Background: an optimization exercise with open tools, aiming at small area. Do not read the settings as production practice. Only simulation tests tie the RTL to the original design; equivalence was not proved. The series may have gaps, and a smaller design here may also do less where the tests do not look. Power is estimated from default activity; no workload was simulated.

==> flow/design.v <==
module SevenSegment_decoder(             
  input  logic [4:0] input7S,  
  input  logic       DP,Blanked,       
  output logic [7:0] H);
  logic [6:0] seven_seg;
	always_comb
	  if (!Blanked) begin
    case(input7S)     
      0: seven_seg  = 7'b0_11_11_11;  
      1: seven_seg  = 7'b0_00_01_10;  
      2: seven_seg  = 7'b1_01_10_11;  
      3: seven_seg  = 7'b1_00_11_11;  
      4: seven_seg  = 7'b1_10_01_10;  
      5: seven_seg  = 7'b1_10_11_01;  
      6: seven_seg  = 7'b1_11_11_01;  
      7: seven_seg  = 7'b0_00_01_11;  
      8: seven_seg  = 7'b1_11_11_11;
      9: seven_seg  = 7'b1_10_01_11;
		10: seven_seg  = 7'b1_11_01_11;   
		11: seven_seg  = 7'b1_11_11_00;   
		12: seven_seg  = 7'b1_01_10_00;   
		13: seven_seg  = 7'b1_01_11_10;   
		14: seven_seg  = 7'b1_11_10_01;   
		15: seven_seg  = 7'b1_11_00_01;   
		16: seven_seg  = 7'b0_00_00_00;
      default: seven_seg = 7'b0_00_00_00;  
    endcase end
	 else
	   seven_seg = 7'b0_00_00_00;
  assign H[6:0] = ~seven_seg;
  assign H[7]   = ~DP;
endmodule
module SevenSegment
 (input  logic [5:0] DP_in,Blanked,
  input  logic [3:0] Num_Hex0,Num_Hex1,Num_Hex2,Num_Hex3,
  input  logic [4:0] Num_Hex4,Num_Hex5,
  output logic [7:0] Hex0,Hex1,Hex2,Hex3,Hex4,Hex5);
 SevenSegment_decoder decoder0(.H      (Hex0),
                               .input7S(Num_Hex0),
							        	 .Blanked(Blanked[0]),
                               .DP     (DP_in[0]));
 SevenSegment_decoder decoder1(.H      (Hex1),
                               .input7S(Num_Hex1),
							        	 .Blanked(Blanked[1]),
                               .DP     (DP_in[1])); 
 SevenSegment_decoder decoder2(.H      (Hex2),
                               .input7S(Num_Hex2),
							        	 .Blanked(Blanked[2]),
                               .DP     (DP_in[2]));
 SevenSegment_decoder decoder3(.H      (Hex3),
                               .input7S(Num_Hex3),
							        	 .Blanked(Blanked[3]),
                               .DP     (DP_in[3]));
 SevenSegment_decoder decoder4(.H      (Hex4),
                               .input7S(Num_Hex4),
							        	 .Blanked(Blanked[4]),
                               .DP     (DP_in[4]));
 SevenSegment_decoder decoder5(.H      (Hex5),
                               .input7S(Num_Hex5),
								       .Blanked(Blanked[5]),
                               .DP     (DP_in[5]));  
endmodule
module MUX4TO1
 #(parameter width=16)
  (input  logic [width-1:0] in1,in2,in3,in4,
   input  logic [1:0]        s,
   output logic [width-1:0] mux_out);
  always_comb
        case(s)
        0: mux_out = in1;  
        1: mux_out = in2;  
        2: mux_out = in3;  
        3: mux_out = in4;  
        default: mux_out = in1;
        endcase
endmodule
module MUX4TO1DP
 #(parameter width=6)
  (input  logic [width-1:0] in1,in2,in3,in4,
   input  logic [1:0]        s,
   output logic [width-1:0] mux_out);
  always_comb
        case(s)
        0: mux_out = in1;  
        1: mux_out = in2;  
        2: mux_out = in3;  
        3: mux_out = in4;  
        default: mux_out = in1;
        endcase
endmodule
module blanker
  (input  logic [3:0] Num_Hex3,
   input  logic [3:0] Num_Hex2,
	input  logic [3:0] Num_Hex1,
	input  logic [1:0] mode,
   output logic [5:0] Blankinternal);
  always_comb
  case (mode)
  2'b00: begin 
    case(Num_Hex3)
	   4'b0000: begin
		  case(Num_Hex2)
		  4'b0000: begin
		    case(Num_Hex1)
			 4'b0000: Blankinternal = 6'b11_1110;
			 default: Blankinternal = 6'b11_1100;
			 endcase end			
		  default: Blankinternal = 6'b11_1000;
		  endcase end
	 default: Blankinternal = 6'b11_0000; 
	 endcase end
  2'b01: begin
    case(Num_Hex3)
	   4'b000: Blankinternal = 6'b11_1000;
		default: Blankinternal = 6'b11_0000;
		endcase end
  2'b10: Blankinternal = 6'b11_0000;
  2'b11: begin
    case(Num_Hex3)
	   4'b000: Blankinternal = 6'b11_1000;
		default: Blankinternal = 6'b11_0000;
		endcase end
  endcase
endmodule
module debounce
 #(parameter clk_freq    = 50_000_000,  
             stable_time = 30)          
  (input  logic clk,      
                reset_n,  
                button,   
   output logic result);  
  logic ff1,ff2,ff3;
  logic ena;
  logic sclr;
  localparam int max_count = clk_freq*stable_time/1000;  
  logic [$clog2(max_count):0] count;  
  always_ff @(posedge clk, negedge reset_n)  
    if(!reset_n) begin
      ff1 <= 0;
      ff2 <= 0;
      ff3 <= 0;
    end
    else begin
      if(ena)
        ff3 <= ff2;
      ff1 <= button;
      ff2 <= ff1;  
    end
  assign result = ff3;
  assign sclr = ff1 ^ ff2;  
  always_ff @(posedge clk, negedge reset_n)
    if(!reset_n)
      count <= 0;
    else if(sclr)  
        count <= 0;
    else if (!ena)  
        count <= count + 1;
  assign ena = (count > max_count) ? 1 : 0;  
endmodule
module synchronizer
  (input  logic       clk,
   input  logic       reset_n,
	input  logic [9:0] in,
	output logic [9:0] out);
	logic [9:0] n1;
	always_ff @(posedge clk, negedge reset_n)
	begin
	  if(!reset_n) begin
	    n1  <= 0;
	    out <= 0;
	  end
	  else begin
	    n1 <= in;
		 out <= n1;
	  end
	end
endmodule
module dflipflop
    (input  logic clk,
	  input  logic reset_n,
	  input  logic enable,
     input  logic [15:0] d,
     output logic [15:0] q);
    always_ff@(posedge clk,negedge reset_n)
		if(!reset_n)
		  q <= 16'b0;
		else if (enable)
	     q <= d;
endmodule
module binary_bcd
 (input  logic        clk,reset_n,
  input  logic [12:0] binary,
  output logic [15:0] bcd);
  typedef enum {S0,S1,S2,S3,S4,S5,S6} statetype;  
  statetype current_state,next_state;
  int counter;
  logic [28:0] bcd_signal;
  parameter logic [28:0]  
  add3_0digit = 29'b0_0000_0000_0000_0110_0000_0000_0000,
  add3_1digit = 29'b0_0000_0000_0110_0000_0000_0000_0000,
  add3_2digit = 29'b0_0000_0110_0000_0000_0000_0000_0000,
  add3_3digit = 29'b0_0110_0000_0000_0000_0000_0000_0000;
  always_ff@(posedge clk, negedge reset_n) begin
    if (!reset_n) begin  
      bcd           <= 0;
      bcd_signal    <= 0;
      counter       <= 0;
      current_state <= S0;
    end
    else begin
      case(current_state)
        S0: begin bcd_signal[12:0] <= binary; 
                  next_state = S1; end
        S1: begin if(bcd_signal[28:25] > 4) 
                    bcd_signal <= bcd_signal + add3_3digit; 
                  next_state = S2; 
            end
        S2: begin if(bcd_signal[24:21] > 4) 
                    bcd_signal <= bcd_signal + add3_2digit; 
                  next_state = S3; 
            end
        S3: begin if(bcd_signal[20:17] > 4) 
                    bcd_signal <= bcd_signal + add3_1digit; 
                  next_state = S4; 
            end
        S4: begin if(bcd_signal[16:13] > 4) 
                    bcd_signal <= bcd_signal + add3_0digit; 
                  next_state = S5; 
            end
        S5: begin bcd_signal <= bcd_signal<<1; 
                  next_state = S6; end
        S6: begin if(counter == 12) begin
                    bcd        <= bcd_signal[28:13];
                    bcd_signal <= 0; 
                    counter    <= 0;
                    next_state = S0;
                  end
                  else begin
                    counter    <= counter+1;
                    next_state = S1;
                  end 
            end
        default: begin 
          next_state = S0;
          counter    <= 0;
          bcd_signal <= 0;
        end 
      endcase
      current_state <= next_state;
    end
  end
endmodule
module averager256
 #(parameter int  
     N    = 8,    
     X    = 4,    
     bits = 11)   
  (input  logic          clk,
                         EN,       
                         reset_n,
   input  logic [bits:0] Din,      
   output logic [bits:0] Q);       
  logic [2*bits:0] REG_ARRAY [2**N:1];                                             
  logic [N+bits:0] total;
  logic [N+bits:0] sum;
  always_ff @(posedge clk, negedge reset_n) begin  
    if(!reset_n) begin
      for(int i = 1; i < 2**N+1; i++)  
        REG_ARRAY[i] <= 0;
      total <= 0;
    end
    else if(EN) begin
      REG_ARRAY[1] <= Din;
      for(int j = 1; j < 2**N; j++)  
        REG_ARRAY[j+1] <= REG_ARRAY[j];
		  total <= sum - REG_ARRAY[2**N];
    end
  end
  assign sum = total + REG_ARRAY[1];
  assign Q = sum[N+bits:N];
  endmodule
module ADC_Data(
  input  logic        clk,
                      reset_n,  
                      adc_valid,  
  input  logic [11:0] adc_data,   
  output logic [12:0] voltage,  
                      distance, 
  output logic [11:0] ADC_raw,  
                      ADC_out); 
  logic [15:0] Q_out;										 
  parameter integer X = 4;  
  logic          response_valid_out;
  logic [11:0]   ADC_raw_temp,ADC_out_ave,temp;
  logic [12:0]   voltage_temp;
  assign response_valid_out = adc_valid;
  assign ADC_raw_temp       = adc_data;
  assign distance = 13'd0;
  logic [15:0] whats_q;
  averager256 #(  
    .N(8),      
    .X(4),      
    .bits(11))  
  averager
  ( .clk     (clk),
    .reset_n (reset_n),
    .EN      (response_valid_out),
    .Din     (ADC_raw_temp),
    .Q       (ADC_out_ave) ); 
  assign ADC_out = ADC_out_ave;
  assign ADC_raw = ADC_raw_temp;
  assign voltage = voltage_temp;
  assign voltage_temp = ADC_out_ave*2500*2/(2**12);  
endmodule
module top_level
 (input  logic       clk, reset_n, enable,
  input  logic [9:0] SW,
  input  logic       adc_valid,        
  input  logic [11:0] adc_data,        
  output logic [9:0] LEDR,
  output logic [7:0] HEX0,HEX1,HEX2,HEX3,HEX4,HEX5);
  logic [3:0]  Num_Hex0, Num_Hex1, Num_Hex2, Num_Hex3;
  logic [4:0]  Num_Hex4, Num_Hex5;   
  logic [5:0]  DP_in,DP_in1,DP_in2,DP_in3,DP_in4;
  logic [5:0]  Blanked;
  logic [12:0] switch_inputs;
  logic [15:0] bcd;  
  logic [9:0]  syn_switches;
  logic [15:0] mux_out,outvalue;
  logic        store_result;
  logic [12:0] ADC_voltage,ADC_distance;
  logic [15:0] voltage_d,distance_d;
  logic [11:0] ADC_raw,ADC_out;
  logic [5:0]  mux_outdp;
  logic [15:0] q;
  logic [15:0] n;
  logic [5:0]  Blankinternal;
  assign Num_Hex0 = n [3:0];
  assign Num_Hex1 = n [7:4];
  assign Num_Hex2 = n [11:8];
  assign Num_Hex3 = n [15:12];
  assign DP_in1 = 6'b000000;
  assign DP_in2 = 6'b000100;
  assign DP_in3 = 6'b001000;
  assign DP_in4 = 6'b000000;
  assign Num_Hex4 = 5'b10000;
  assign Num_Hex5 = 5'b10000;   
  assign DP_in    = 6'b000000;  
  assign LEDR[9:0]         = SW[9:0];  
  assign switch_inputs     = {5'b00000,SW[7:0]};
  assign Blanked = {2'b11,Blankinternal[3:0]};
 blanker blanker (.Num_Hex3(Num_Hex3),
						.Num_Hex2(Num_Hex2),
						.Num_Hex1(Num_Hex1),
						.mode(SW[9:8]),
						.Blankinternal(Blankinternal));
  debounce #(.clk_freq(50_000), .stable_time(30)) debouncer (.clk(clk), 
				          .reset_n(reset_n), 
				          .button(enable), 
				          .result(store_result));
  synchronizer synchronizer (.clk(clk),
                            .reset_n(reset_n),
					             .in(SW),
						          .out(syn_switches));
  MUX4TO1 ModeMux (.in1({8'b00000000,syn_switches[7:0]}), 
					    .in2(distance_d),
					    .in3(voltage_d),
					    .in4(ADC_out),
					    .s(syn_switches[9:8]),
					    .mux_out(mux_out));
  MUX4TO1DP DPMux (.in1(DP_in1),
						 .in2(DP_in2),
						 .in3(DP_in3),
						 .in4(DP_in4),
						 .s(syn_switches[9:8]),
						 .mux_out(mux_outdp));
  SevenSegment SevenSeg_ins(.Num_Hex0(Num_Hex0), 
                            .Num_Hex1(Num_Hex1), 
                            .Num_Hex2(Num_Hex2), 
                            .Num_Hex3(Num_Hex3),
                            .Num_Hex4(Num_Hex4),
                            .Num_Hex5(Num_Hex5),
                            .Hex0(HEX0),
                            .Hex1(HEX1),
                            .Hex2(HEX2),
                            .Hex3(HEX3),
                            .Hex4(HEX4),
                            .Hex5(HEX5),
                            .DP_in(mux_outdp),
									 .Blanked(Blanked));
  binary_bcd distance_bcd (.clk(clk),                          
                            .reset_n(reset_n),                                 
                            .binary(ADC_distance),    
                            .bcd(distance_d));
  binary_bcd voltage_bcd (.clk(clk),                          
                            .reset_n(reset_n),                                 
                            .binary(ADC_voltage),    
                            .bcd(voltage_d));
	dflipflop flop (.clk(clk),
						 .reset_n(reset_n),
						 .enable(store_result),
						 .d(mux_out),
						 .q(n)); 
	ADC_Data ADC (.clk(clk),
				.reset_n(reset_n),
				.adc_valid(adc_valid),
				.adc_data(adc_data),
				.voltage(ADC_voltage),
				.distance(ADC_distance),
				.ADC_raw(ADC_raw),
				.ADC_out(ADC_out));
endmodule
==> flow/run.sh <==
#!/bin/bash
# synth_recipe.tcl (not shown) runs the flow's synth.tcl, then flattens the netlist and writes it again
# the make line also repeats each setting of config.mk as NAME=value (left out here)
make -C /OpenROAD-flow-scripts/flow DESIGN_CONFIG=/design/flow/config.mk WORK_HOME=/design/flow/orfs CLKGATE_MAP_FILE= SYNTH_SCRIPT=/design/flow/synth_recipe.tcl finish
==> flow/config.mk <==
export PLATFORM = sky130hd
export DESIGN_NAME = top_level
export DESIGN_NICKNAME = top_level
export VERILOG_FILES = /design/flow/design.v
export SDC_FILE = /design/flow/constraint.sdc
export NUM_CORES = 4
export LEC_CHECK = 0
export CAP_MARGIN = 20
export CORE_MARGIN = 2
export CORE_UTILIZATION = 40
export SLEW_MARGIN = 20
==> flow/constraint.sdc <==
create_clock -name core_clock -period 10.0 [get_ports {clk}]
set_input_delay 2.0000 -clock core_clock [delete_from_list [all_inputs] [get_ports {clk}]]
set_output_delay 2.0000 -clock core_clock [all_outputs]
set_load 0.01 [all_outputs]
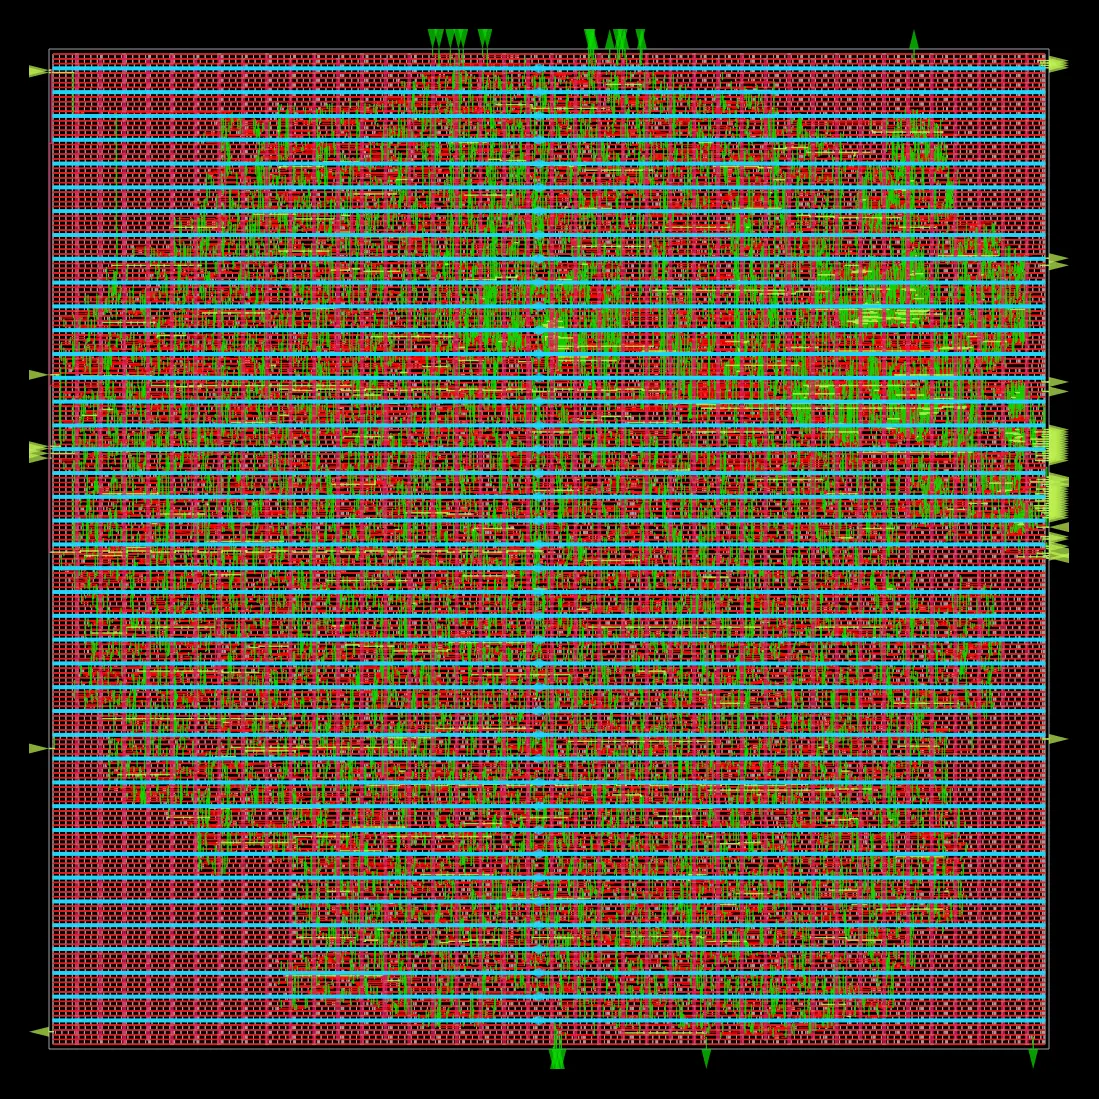
*Top view of the die, run 1*
Util after Layout: 0.457
Final Instance Count excl. Fillers: 13000

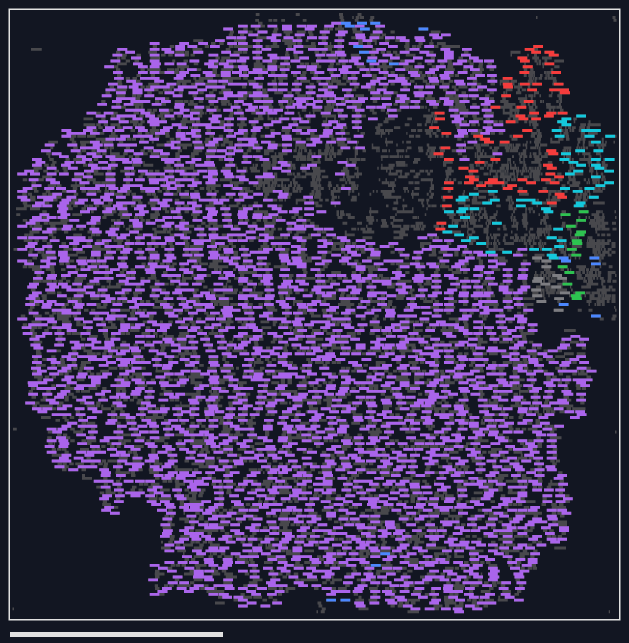
*Flops by top-level scope, run 1*
Bar = 200 µm. Other sequential cells in the stronger grey, the rest of the logic in the fainter grey.
scope	colour	sequential cells
`distance_bcd`	cyan	67
`synchronizer`	blue	20
`flop`	green	16
`ADC`	purple	3092
`voltage_bcd`	red	80
not coloured	15

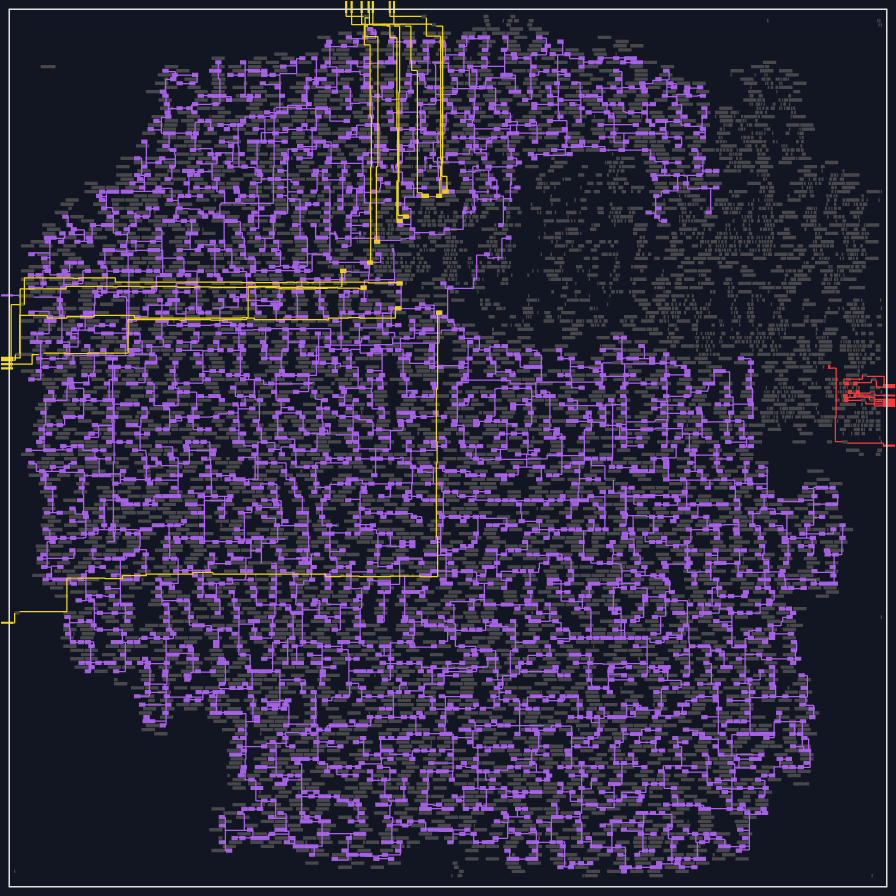
*Wires at chosen ports, followed through buffers, run 1*
port	colour	bits	direction	edge	end cells	buffers	wire
`adc_valid`	purple	1	input	left	3105	29	25.1 mm
`HEX3`	red	8	output	right	8	8	252 µm
`adc_data`	yellow	12	input	7 top, 5 left	12	12	2780 µm
Port Buffers: 65
I/O pins: 84

==> out/qor.yml, run 1 <==
final_layout:
  n_all_inverters: 149
  multi_input_area_share: 0.302
  areaGrowthSynthToFinish_pct: 13.7
  antenna_cells: 3
  nClkBuffers: 524
  sh_seq_area: 0.562
  top_register: "ADC.averager.REG_ARRAY"
  buf_share: 0.0110
  nNetsFinal: 8555
  fill_cells: 28000
  comb.multi_input.count: 4441
  final_area_um2: 146000
  dominant_cells: "sequential cells"
  layout_common_cells: "dfrtp_1, mux2_2, clkbuf_16"
  seq_area_um2: 82300
  drive_gt1_frac: 0.436
  largest_register_ffs: 3072
  nFlopsAndLatches: 3290
  clkCellAreaFrac: 0.0843
  final_common_cell: "dfrtp_1"
  multi_input_area_um2: 44200
  nNonClkBuffers: 133
  largestRegisters: "ADC.averager.REG_ARRAY: 3072 flops, distance_bcd.counter: 32 flops, voltage_bcd.counter: 32 flops"
yosys:
  netlist_top_cells_count: "dfrtp_1, mux2_2, clkbuf_1, nand2_1, o21ai_0"
  syn_area_per_cell_um2: 15.5
  ys_ff_latch: 3290
  synth_warnings: 15
  postSynthCellCount: 8311
  synth_area_um2: 129000
  synth.distinct_cells: 84
  synth_area_leaders: "dfrtp_1, mux2_2, ha_1"
  synth.top_cell.area_share: 0.639
  synth_fa_ha_area_frac: 0.0168
  synth_top_area_cell: "dfrtp_1"
  synth-edff-count: 0
  synth_compound_area_frac: 0.0242
  ys_async_sr_fraction: 1.00
  ys_seq_area_frac: 0.639
  synth-simple-area-share: 0.0206
  synthMuxAreaShare: 0.275
  synthFlopType: "dfrtp_1"
  synth.most_common_cell: "dfrtp_1"
  synthXorXnorAreaFrac: 0.00591
  synth_top_family_by_area: "multiplexers"
setup_path:
  max_stage_delay_ns: 0.53
  crit_path_start_kind: "register"
  cp.depth: 23
  path_max_fanout: 5
  r2r_start: "ADC.averager.REG_ARRAY[1][0]$_DFFE_PN0P_"
  r2r_slack_ns: 2.73
  path_common_cell: "ha_1"
  ff2ff_path_depth: 23
  crit_end: "voltage_bcd.bcd_signal[11]$_DFFE_PN0P_"
  cp.required_ns: 10.80
  critPathTopFamily: "adder cells"
  worstPathCellList: "ha_1 > fa_1 > a211oi_1 > o211ai_1 > nand3_1 > a21oi_1 > xnor2_1 > inv_1 > fa_1 > ha_1 > inv_1 > fa_1 > inv_1 > ha_1 > ha_1 > ha_1 > a21o_1 > a21o_1 > a21o_1 > a31o_2 > o21ai_0 > mux2_2 > o21ai_0"
  critical_path_arrival_ns: 8.07
  critPathKind: "register to register"
  cp-end-kind: "register"
  crit_path_start: "ADC.averager.REG_ARRAY[1][0]$_DFFE_PN0P_"
  r2r_end: "voltage_bcd.bcd_signal[11]$_DFFE_PN0P_"
  worst-path-buf-inv: 3
  cpMaxStageDelayCell: "fa_1"
power_and_ir_drop:
  top_power_group: "registers"
  comb_cell_power_w: 0.00911
  ir_drop_uv: 598
  seq_power_share: 0.389
  p_leak_nw: 72.9
  report.power.total_w: 0.0370
  combPwrFrac: 0.246
  pg_clk_w: 0.0135
  power_frac_clock: 0.364
  sw_frac_of_total: 0.294
  powerSeq_w: 0.0144
  p_int_w: 0.0261
  switchingPower_w: 0.0109
  power_per_cell_area_nw_per_um2: 253
clocking:
  hold_buffers: 0
  numCtsBuffers: 355
  post-cts-setup-buffer-count: 0
  clk_pin_slew_ns: 0.06
  clk_latency_ns: 0.91
  cts_tree: "built"
  numClockSinks: 3290
  clockBufferDepth: 4
  htree_num_levels: 5
  cts_resized: 0
  cts-root-buf: "clkbuf_16"
placement:
  placed_area_um2: 134000
  post-place-cells: 12300
  dpl_worst_slack_ns: 2.72
  dpl.hpwl_mm: 115
  gp_congestion: 0.765
grt:
  track_usage: 0.122
  grt_pass1_vias: 68100
  met2_usage: 0.196
  grt_max_degree: 198
  top_usage_layer: "met2"
  met3_usage: 0.0223
  antenna_found_initial: 7
  use_met1: 0.169
  overflow: 0
  grt_first_pass_wirelength_mm: 342
drt:
  drt_iter0_markers: 3382
  dr.pass1.iters: 5
  met2_length_mm: 91.4
  wl_met1_mm: 92.8
  post-route-drc-count: 0
  num_vias: 63700
  dr_wl_met3_mm: 7.65
  dr.max_layer_used: "met4"
  viasPerCell: 4.91
  wl_per_cell_um: 15.1
  drt-total-wl_mm: 196
  drtAntennaViolNets: 0
timing:
  finalClockSkew_ns: 0.0554
  tightest_slew_ns: 1.12
  period_share: 0.727
  hold_viol_final: 0
  grt_setup_unrepaired: "false"
  timing.final.ws_setup_ns: 2.73
  post-route-min-period_ns: 7.27
  holdWs_ns: 0.372
  relSlewSlack: 0.253
  max_freq_mhz: 138
  maxSlewViolCount: 0
  setup_viol: 0
  fin_tns_setup_ns: 0
min_path:
  hold_path_class: "register to register"
  min_to: "synchronizer.out[0]$_DFF_PN0_"
  min_from: "synchronizer.n1[0]$_DFF_PN0_"
  min_path_cells: 0
die:
  die_width_um: 571
  row_count: 208
  die_h_um: 571
  taps: 4305
  fp.dieArea_um2: 326000
  start_util: 0.402
  core_area_um2: 321000
flow_run:
  maxCapViolations: 0
run_status:
  outcome: "complete, no violations"
### Clock network drawn from the DEF, run 1

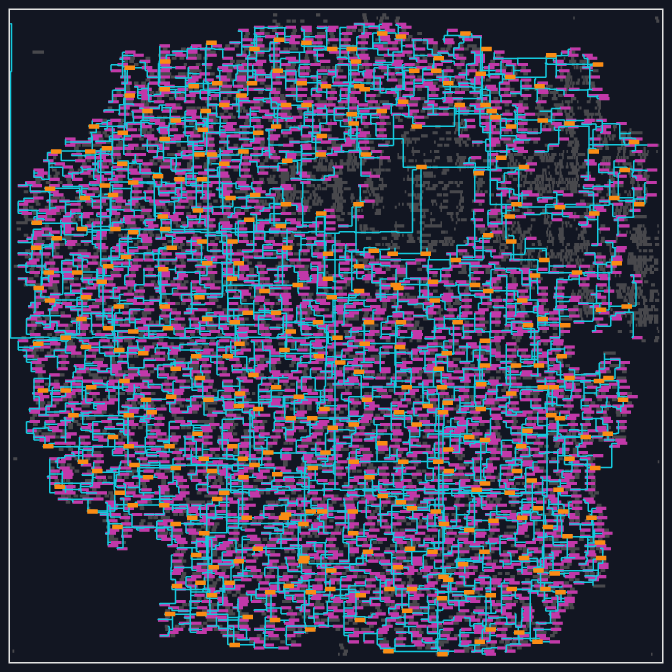

==> run 2: a larger rewrite; changed files in full <==
==> flow/design.v <==
module SevenSegment_decoder(             
  input  logic [4:0] input7S,  
  input  logic       DP,Blanked,       
  output logic [7:0] H);
  logic [6:0] seven_seg;
	always_comb
	  if (!Blanked) begin
    case(input7S)     
      0: seven_seg  = 7'b0_11_11_11;  
      1: seven_seg  = 7'b0_00_01_10;  
      2: seven_seg  = 7'b1_01_10_11;  
      3: seven_seg  = 7'b1_00_11_11;  
      4: seven_seg  = 7'b1_10_01_10;  
      5: seven_seg  = 7'b1_10_11_01;  
      6: seven_seg  = 7'b1_11_11_01;  
      7: seven_seg  = 7'b0_00_01_11;  
      8: seven_seg  = 7'b1_11_11_11;
      9: seven_seg  = 7'b1_10_01_11;
		10: seven_seg  = 7'b1_11_01_11;   
		11: seven_seg  = 7'b1_11_11_00;   
		12: seven_seg  = 7'b1_01_10_00;   
		13: seven_seg  = 7'b1_01_11_10;   
		14: seven_seg  = 7'b1_11_10_01;   
		15: seven_seg  = 7'b1_11_00_01;   
		16: seven_seg  = 7'b0_00_00_00;
      default: seven_seg = 7'b0_00_00_00;  
    endcase end
	 else
	   seven_seg = 7'b0_00_00_00;
  assign H[6:0] = ~seven_seg;
  assign H[7]   = ~DP;
endmodule
module SevenSegment
 (input  logic [5:0] DP_in,Blanked,
  input  logic [3:0] Num_Hex0,Num_Hex1,Num_Hex2,Num_Hex3,
  input  logic [4:0] Num_Hex4,Num_Hex5,
  output logic [7:0] Hex0,Hex1,Hex2,Hex3,Hex4,Hex5);
 SevenSegment_decoder decoder0(.H      (Hex0),
                               .input7S(Num_Hex0),
							        	 .Blanked(Blanked[0]),
                               .DP     (DP_in[0]));
 SevenSegment_decoder decoder1(.H      (Hex1),
                               .input7S(Num_Hex1),
							        	 .Blanked(Blanked[1]),
                               .DP     (DP_in[1])); 
 SevenSegment_decoder decoder2(.H      (Hex2),
                               .input7S(Num_Hex2),
							        	 .Blanked(Blanked[2]),
                               .DP     (DP_in[2]));
 SevenSegment_decoder decoder3(.H      (Hex3),
                               .input7S(Num_Hex3),
							        	 .Blanked(Blanked[3]),
                               .DP     (DP_in[3]));
 SevenSegment_decoder decoder4(.H      (Hex4),
                               .input7S(Num_Hex4),
							        	 .Blanked(Blanked[4]),
                               .DP     (DP_in[4]));
 SevenSegment_decoder decoder5(.H      (Hex5),
                               .input7S(Num_Hex5),
								       .Blanked(Blanked[5]),
                               .DP     (DP_in[5]));  
endmodule
module MUX4TO1
 #(parameter width=16)
  (input  logic [width-1:0] in1,in2,in3,in4,
   input  logic [1:0]        s,
   output logic [width-1:0] mux_out);
  always_comb
        case(s)
        0: mux_out = in1;  
        1: mux_out = in2;  
        2: mux_out = in3;  
        3: mux_out = in4;  
        default: mux_out = in1;
        endcase
endmodule
module MUX4TO1DP
 #(parameter width=6)
  (input  logic [width-1:0] in1,in2,in3,in4,
   input  logic [1:0]        s,
   output logic [width-1:0] mux_out);
  always_comb
        case(s)
        0: mux_out = in1;  
        1: mux_out = in2;  
        2: mux_out = in3;  
        3: mux_out = in4;  
        default: mux_out = in1;
        endcase
endmodule
module blanker
  (input  logic [3:0] Num_Hex3,
   input  logic [3:0] Num_Hex2,
	input  logic [3:0] Num_Hex1,
	input  logic [1:0] mode,
   output logic [5:0] Blankinternal);
  always_comb
  case (mode)
  2'b00: begin 
    case(Num_Hex3)
	   4'b0000: begin
		  case(Num_Hex2)
		  4'b0000: begin
		    case(Num_Hex1)
			 4'b0000: Blankinternal = 6'b11_1110;
			 default: Blankinternal = 6'b11_1100;
			 endcase end			
		  default: Blankinternal = 6'b11_1000;
		  endcase end
	 default: Blankinternal = 6'b11_0000; 
	 endcase end
  2'b01: begin
    case(Num_Hex3)
	   4'b000: Blankinternal = 6'b11_1000;
		default: Blankinternal = 6'b11_0000;
		endcase end
  2'b10: Blankinternal = 6'b11_0000;
  2'b11: begin
    case(Num_Hex3)
	   4'b000: Blankinternal = 6'b11_1000;
		default: Blankinternal = 6'b11_0000;
		endcase end
  endcase
endmodule
module debounce
 #(parameter clk_freq    = 50_000_000,
             stable_time = 30)
  (input  logic clk,
                reset_n,
                button,
   output logic result);
  localparam int max_count = clk_freq*stable_time/1000;
  logic ff1,ff2,ff3;
  logic ena;
  logic [$clog2(max_count+2)-1:0] count;  
  always_ff @(posedge clk, negedge reset_n)
    if(!reset_n) begin
      ff1 <= 0;
      ff2 <= 0;
      ff3 <= 0;
    end
    else begin
      if(ena)
        ff3 <= ff2;
      ff1 <= button;
      ff2 <= ff1;
    end
  assign result = ff3;
  always_ff @(posedge clk, negedge reset_n)
    if(!reset_n)
      count <= 0;
    else if(ff1 ^ ff2)
      count <= 0;
    else if (!ena)
      count <= count + 1'b1;
  assign ena = (count > max_count);
endmodule
module synchronizer
  (input  logic       clk,
   input  logic       reset_n,
   input  logic [9:0] in,
   output logic [9:0] out);
  logic [9:0] n1;
  always_ff @(posedge clk, negedge reset_n)
    if (!reset_n) begin
      n1[9:8]  <= '0;
      out[9:8] <= '0;
    end
    else begin
      n1[9:8]  <= in[9:8];
      out[9:8] <= n1[9:8];
    end
  always_ff @(posedge clk) begin
    n1[7:0]  <= in[7:0];
    out[7:0] <= n1[7:0];
  end
endmodule
module dflipflop
    (input  logic clk,
	  input  logic reset_n,
	  input  logic enable,
     input  logic [15:0] d,
     output logic [15:0] q);
    always_ff@(posedge clk,negedge reset_n)
		if(!reset_n)
		  q <= 16'b0;
		else if (enable)
	     q <= d;
endmodule
module binary_bcd
 (input  logic        clk,reset_n,
  input  logic [11:0] binary,    
  output logic [15:0] bcd);      
  logic [6:0]  phase;
  logic [11:0] held;
  logic [14:0] acc, acc_in, step;
  logic [14:0] shown;
  logic        b;
  logic [3:0]  t3;
  always_ff @(posedge clk, negedge reset_n)
    if (!reset_n)
      phase <= 7'd14;
    else if (phase == 7'd92)
      phase <= 7'd14;
    else
      phase <= phase + 1'b1;
  always_ff @(posedge clk)
    if (phase == 7'd14)
      held <= binary;
  assign b      = held[phase[3:0]];
  assign acc_in = (phase == 7'd80) ? 15'd0 : acc;
  assign t3     = {1'b0, acc_in[14:12]} + (b ? 4'd5 : 4'd0);
  assign step[14:12] = t3[3:1];
  assign step[11:8]  = {1'b0, acc_in[11:9]} + (t3[0]       ? 4'd5 : 4'd0);
  assign step[7:4]   = {1'b0, acc_in[7:5]}  + (acc_in[8]   ? 4'd5 : 4'd0);
  assign step[3:0]   = {1'b0, acc_in[3:1]}  + (acc_in[4]   ? 4'd5 : 4'd0);
  always_ff @(posedge clk)
    acc <= step;
  always_ff @(posedge clk, negedge reset_n)
    if (!reset_n)
      shown <= '0;
    else if (phase == 7'd92)
      shown <= acc;
  assign bcd = {1'b0, shown};
endmodule
module averager256
 #(parameter int
     N    = 8,    
     X    = 4,
     bits = 11)   
  (input  logic          clk,
                         EN,       
                         reset_n,
   input  logic [bits:0] Din,      
   output logic [bits:0] Q);       
  localparam int W = bits + 1;
  localparam int D = 2**N;
  logic [W*D-1:0]  win;      
  logic [N+bits:0] sum;      
  logic [N:0]      filled;   
  logic [bits:0]   old;
  always_ff @(posedge clk)
    if (EN)
      win <= {win[W*(D-1)-1:0], Din};
  assign old = filled[N] ? win[W*D-1 -: W] : '0;
  always_ff @(posedge clk, negedge reset_n)
    if (!reset_n) begin
      sum    <= '0;
      filled <= '0;
    end
    else if (EN) begin
      sum <= sum + Din - old;
      if (!filled[N])
        filled <= filled + 1'b1;
    end
  assign Q = sum[N+bits:N];
endmodule
module ADC_Data(
  input  logic        clk,
                      reset_n,    
                      adc_valid,  
  input  logic [11:0] adc_data,   
  output logic [11:0] ADC_out);   
  averager256 #(
    .N(8),
    .X(4),
    .bits(11))
  averager
  ( .clk     (clk),
    .reset_n (reset_n),
    .EN      (adc_valid),
    .Din     (adc_data),
    .Q       (ADC_out) );
endmodule
module top_level
 (input  logic       clk, reset_n, enable,
  input  logic [9:0] SW,
  input  logic       adc_valid,        
  input  logic [11:0] adc_data,        
  output logic [9:0] LEDR,
  output logic [7:0] HEX0,HEX1,HEX2,HEX3,HEX4,HEX5);
  logic [3:0]  Num_Hex0, Num_Hex1, Num_Hex2, Num_Hex3;
  logic [4:0]  Num_Hex4, Num_Hex5;   
  logic [5:0]  DP_in,DP_in1,DP_in2,DP_in3,DP_in4;
  logic [5:0]  Blanked;
  logic [12:0] switch_inputs;
  logic [15:0] bcd;  
  logic [9:0]  syn_switches;
  logic [15:0] mux_out,outvalue;
  logic        store_result;
  logic [15:0] voltage_d,distance_d;
  logic [11:0] ADC_out;
  logic [5:0]  mux_outdp;
  logic [15:0] q;
  logic [15:0] n;
  logic [5:0]  Blankinternal;
  assign Num_Hex0 = n [3:0];
  assign Num_Hex1 = n [7:4];
  assign Num_Hex2 = n [11:8];
  assign Num_Hex3 = n [15:12];
  assign DP_in1 = 6'b000000;
  assign DP_in2 = 6'b000100;
  assign DP_in3 = 6'b001000;
  assign DP_in4 = 6'b000000;
  assign Num_Hex4 = 5'b10000;
  assign Num_Hex5 = 5'b10000;   
  assign DP_in    = 6'b000000;  
  assign LEDR[9:0]         = SW[9:0];  
  assign switch_inputs     = {5'b00000,SW[7:0]};
  assign Blanked = {2'b11,Blankinternal[3:0]};
 blanker blanker (.Num_Hex3(Num_Hex3),
						.Num_Hex2(Num_Hex2),
						.Num_Hex1(Num_Hex1),
						.mode(SW[9:8]),
						.Blankinternal(Blankinternal));
  debounce #(.clk_freq(50_000), .stable_time(30)) debouncer (.clk(clk), 
				          .reset_n(reset_n), 
				          .button(enable), 
				          .result(store_result));
  synchronizer synchronizer (.clk(clk),
                            .reset_n(reset_n),
					             .in(SW),
						          .out(syn_switches));
  MUX4TO1 ModeMux (.in1({8'b00000000,syn_switches[7:0]}), 
					    .in2(distance_d),
					    .in3(voltage_d),
					    .in4(ADC_out),
					    .s(syn_switches[9:8]),
					    .mux_out(mux_out));
  MUX4TO1DP DPMux (.in1(DP_in1),
						 .in2(DP_in2),
						 .in3(DP_in3),
						 .in4(DP_in4),
						 .s(syn_switches[9:8]),
						 .mux_out(mux_outdp));
  SevenSegment SevenSeg_ins(.Num_Hex0(Num_Hex0), 
                            .Num_Hex1(Num_Hex1), 
                            .Num_Hex2(Num_Hex2), 
                            .Num_Hex3(Num_Hex3),
                            .Num_Hex4(Num_Hex4),
                            .Num_Hex5(Num_Hex5),
                            .Hex0(HEX0),
                            .Hex1(HEX1),
                            .Hex2(HEX2),
                            .Hex3(HEX3),
                            .Hex4(HEX4),
                            .Hex5(HEX5),
                            .DP_in(mux_outdp),
									 .Blanked(Blanked));
  assign distance_d = 16'd0;
  binary_bcd voltage_bcd (.clk(clk),
                          .reset_n(reset_n),
                          .binary(ADC_out),
                          .bcd(voltage_d));
	dflipflop flop (.clk(clk),
						 .reset_n(reset_n),
						 .enable(store_result),
						 .d(mux_out),
						 .q(n)); 
	ADC_Data ADC (.clk(clk),
				.reset_n(reset_n),
				.adc_valid(adc_valid),
				.adc_data(adc_data),
				.ADC_out(ADC_out));
endmodule
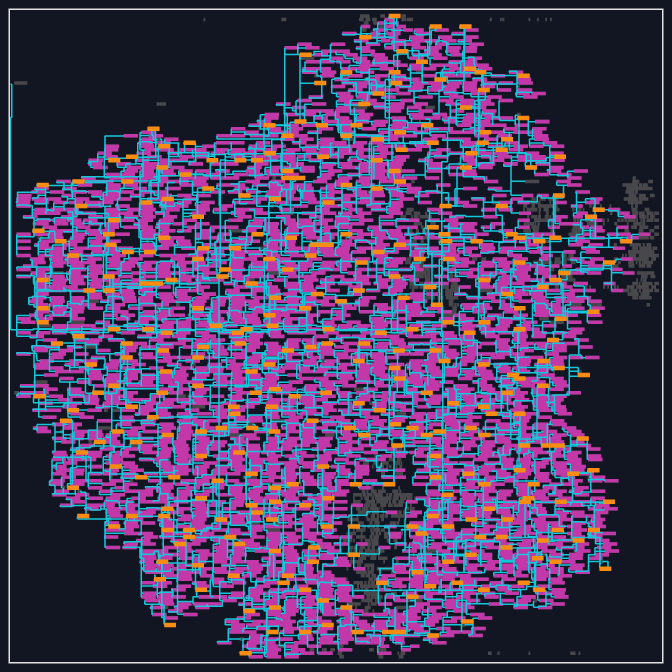
*Clock network drawn from the DEF, run 2*
[flip-flops] magenta | count: 3199
[clock-net drivers] orange | count: 333
[clock wires] cyan | length: 36.1 mm
routed clock nets	334
Clock power frac: 0.410
Clock group: 0.0118 W
clk_skew: 0.0647 ns
worst skew pair latency: 0.93 ns

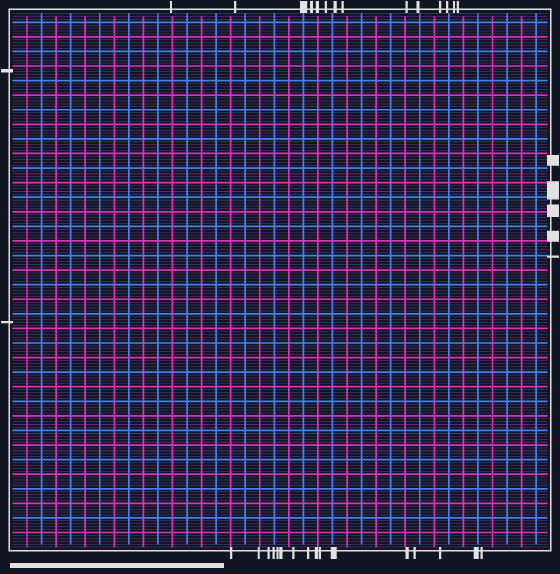
*Power grid, run 2*
Bar = 200 µm. Pins as bars on the die edge.
net	colour
VSS	magenta
VDD	blue
met1 rails	184
rows	183
signal pins	84
met4 straps	36
Vert. Die Dim: 504 µm
core area: 248000 µm²

==> run 2 against run 1 <==
  * Final area is 21% lower
  * Count of clock-buffer cells in the layout is 111 lower
  * Still clean on timing, DRC and antenna
  * Highest routed layer unchanged
  * Global-route usage fell by 2.3 points
  * Clock skew up 0.0092 ns
  * Clock power shrank 13%
  * Critical endpoint is now HEX1[3]
  * Register-to-register slack improved by 4.1 ns
  * Flip-flop and latch count fell by 91
==> out/qor.yml, run 2 <==
clocking:
  htree_num_levels: 5
  cts_tree: "built"
  cts_resized: 0
  clockBufferDepth: 4
  numCtsBuffers: 333
  hold_buffers: 0
  post-cts-setup-buffer-count: 0
  clk_pin_slew_ns: 0.05
  cts-root-buf: "clkbuf_16"
  numClockSinks: 3199
setup_path:
  cpMaxStageDelayCell: "clkdlybuf4s50_1"
  cp-end-kind: "primary output"
  crit_path_start_kind: "primary input"
  worst-path-buf-inv: 2
  crit_end: "HEX1[3]"
  critPathTopFamily: "buffers and inverters"
  path_common_cell: "clkdlybuf4s50_1"
  r2r_slack_ns: 6.84
  r2r_end: "ADC.averager.sum[17]$_DFFE_PN0P_"
  r2r_start: "ADC.averager.filled[8]$_DFFE_PN0P_"
  critical_path_arrival_ns: 4.35
  critPathKind: "primary input to primary output"
  cp.required_ns: 8.00
  worstPathCellList: "clkdlybuf4s50_1 > nor4_4 > nand2_2 > nor3b_4 > o21bai_1 > a31oi_1 > clkdlybuf4s50_1"
  path_max_fanout: 7
  crit_path_start: "SW[9]"
  ff2ff_path_depth: 9
  max_stage_delay_ns: 0.56
  cp.depth: 7
final_layout:
  nNetsFinal: 4336
  multi_input_area_share: 0.0345
  final_area_um2: 115000
  comb.multi_input.count: 527
  fin_util: 0.464
  n_all_inverters: 82
  top_register: "ADC.averager.win"
  layout_common_cells: "edfxtp_1, clkbuf_16, dfrtp_1"
  instances_no_fill: 7819
  fill_cells: 20000
  buf_share: 0.00910
  dominant_cells: "sequential cells"
  nFlopsAndLatches: 3199
  sh_seq_area: 0.827
  largestRegisters: "ADC.averager.win: 3072 flops, ADC.averager.sum: 20 flops"
  largest_register_ffs: 3072
  areaGrowthSynthToFinish_pct: 15.4
  multi_input_area_um2: 3980
  nNonClkBuffers: 94
  drive_gt1_frac: 0.118
  antenna_cells: 2
  seq_area_um2: 95300
  final_common_cell: "edfxtp_1"
  nClkBuffers: 413
drt:
  post-route-drc-count: 0
  wl_met1_mm: 65.5
  met2_length_mm: 51.7
  wl_per_cell_um: 16.2
  drt_iter0_markers: 3431
  dr.pass1.iters: 6
  dr_wl_met3_mm: 6.22
  viasPerCell: 4.49
  dr.max_layer_used: "met4"
  drtAntennaViolNets: 0
timing:
  holdWs_ns: 0.324
  period_share: 0.635
  max_freq_mhz: 158
  post-route-min-period_ns: 6.35
  relSlewSlack: 0.268
  fin_tns_setup_ns: 0
  maxSlewViolCount: 0
  grt_setup_unrepaired: "false"
  setup_viol: 0
  tightest_slew_ns: 1.10
  hold_viol_final: 0
  timing.final.ws_setup_ns: 3.65
power_and_ir_drop:
  combPwrFrac: 0.037
  report.power.total_w: 0.0287
  top_power_group: "registers"
  powerSeq_w: 0.0159
  power_per_cell_area_nw_per_um2: 249
  ir_drop_uv: 144
  seq_power_share: 0.554
  comb_cell_power_w: 0.00105
  switchingPower_w: 0.00582
  p_int_w: 0.0229
  sw_frac_of_total: 0.203
yosys:
  ys_seq_area_frac: 0.954
  synth_fa_ha_area_frac: 0.0100
  syn_area_per_cell_um2: 26.0
  synthMuxAreaShare: 0.00472
  ys_async_sr_fraction: 0.0263
  synth_area_um2: 99900
  synth_top_area_cell: "edfxtp_1"
  netlist_top_cells_count: "edfxtp_1, dfrtp_1, inv_1, ha_1"
  postSynthCellCount: 3846
  synth-simple-area-share: 0.0110
  synth.most_common_cell: "edfxtp_1"
  synthFlopType: "edfxtp_1"
  synth.top_cell.area_share: 0.927
  synth_warnings: 14
  synth_area_leaders: "edfxtp_1, dfrtp_1, ha_1"
  synthXorXnorAreaFrac: 0.00281
  synth.distinct_cells: 71
  synth-edff-count: 3084
  synth_compound_area_frac: 0.0106
  synth_top_family_by_area: "simple AND/OR/NAND/NOR gates"
  ys_ff_latch: 3199
placement:
  post-place-cells: 7231
  dpl.hpwl_mm: 58.5
  gp_congestion: 0.758
  dpl_worst_slack_ns: 3.71
  io_buffers: 65
die:
  row_count: 183
  start_util: 0.402
  die_width_um: 504
  io_pins: 84
  fp.dieArea_um2: 254000
  taps: 3330
grt:
  top_usage_layer: "met1"
  overflow: 0
  antenna_found_initial: 8
  grt_pass1_vias: 34600
  met3_usage: 0.0249
  track_usage: 0.0986
  use_met1: 0.158
  met2_usage: 0.126
  grt_max_degree: 218
min_path:
  hold_path_class: "register to register"
  min_from: "synchronizer.n1[2]$_DFF_P_"
  min_path_cells: 0
flow_run:
  maxCapViolations: 0
run_status:
  outcome: "complete, no violations"
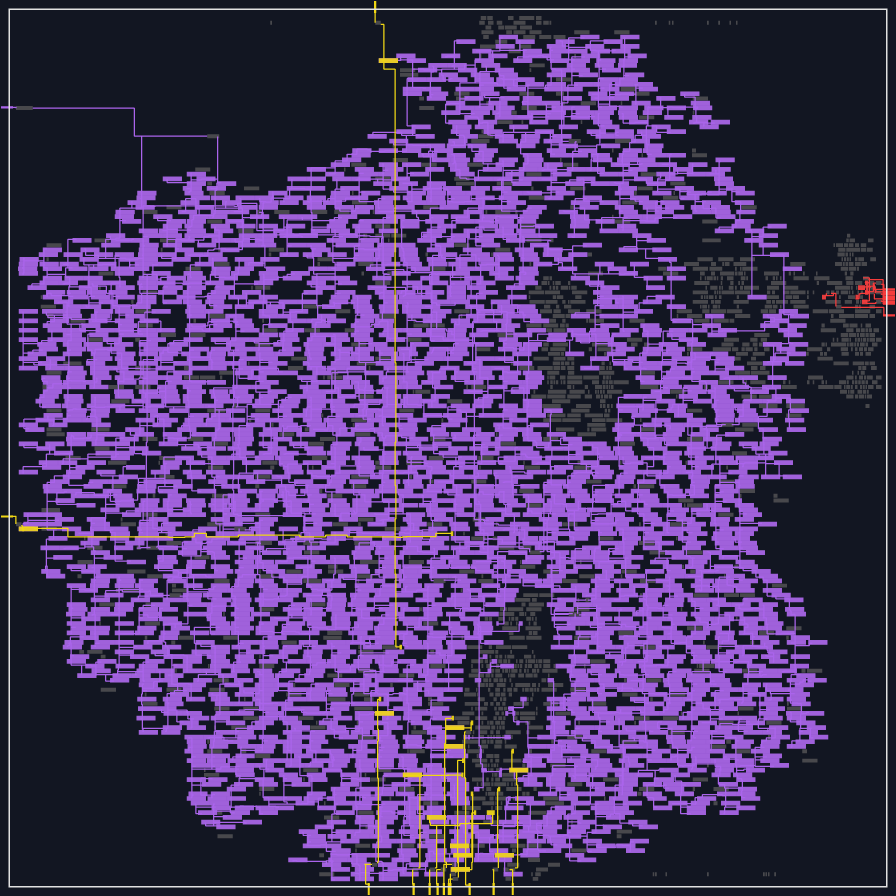
*Wires at chosen ports, followed through buffers, run 2*
port	colour	bits	direction	edge	end cells	buffers	wire
`adc_valid`	purple	1	input	left	3103	28	25.4 mm
`HEX3`	red	8	output	right	8	8	178 µm
`adc_data`	yellow	12	input	10 bottom, 1 top, 1 left	24	12	1510 µm

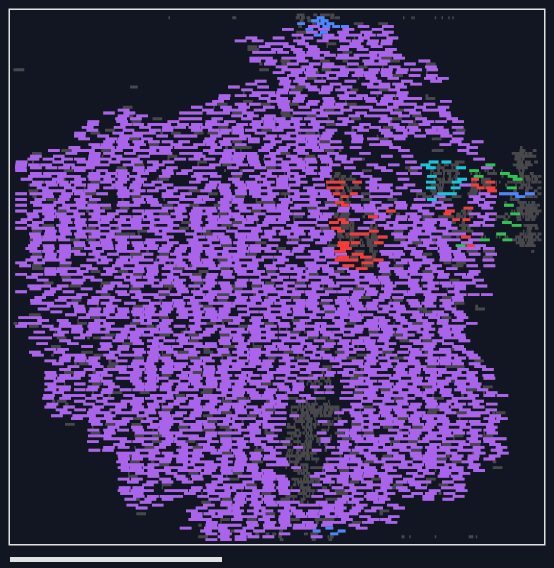
*Flops by top-level scope, run 2*
Bar = 200 µm. Other cells in grey.
scope	colour	sequential cells
`flop`	green	15
`synchronizer`	blue	20
`ADC`	purple	3101
`debouncer`	cyan	14
`voltage_bcd`	red	49

[re-timing with driven ports]
The results above use ideal ports. As a check the final layouts listed here were re-extracted and re-timed, cells and wires unchanged. Step 1 sets driving cells, clkbuf_16 on the clock port and buf_2 on the other inputs (assumed; they add their load-dependent delay and slew). Step 2 times the ports against the registers' clock, not the clock port: input delays grow and output delays shrink by t, the midpoint of the rising clock arrivals with the driver on. a / b / c = ideal / step 1 / step 2; a / b = the first two.
| run | shift t [ns] | setup slack, ns | worst setup path after step 2 | worst data-port slew with drivers (ns) |
|---|---|---|---|---|
| run 1 | 0.976 | 2.732 / 2.732 / 2.732 | register to register | 0.23 |
| run 2 | 0.966 | 3.653 / 3.626 / 3.626 | input to output | 0.08 |
After both steps setup and hold are still met in every run listed. The setup slack of run 2, which loses most, moves by -0.027 ns with the drivers and by -0.027 ns with both steps.
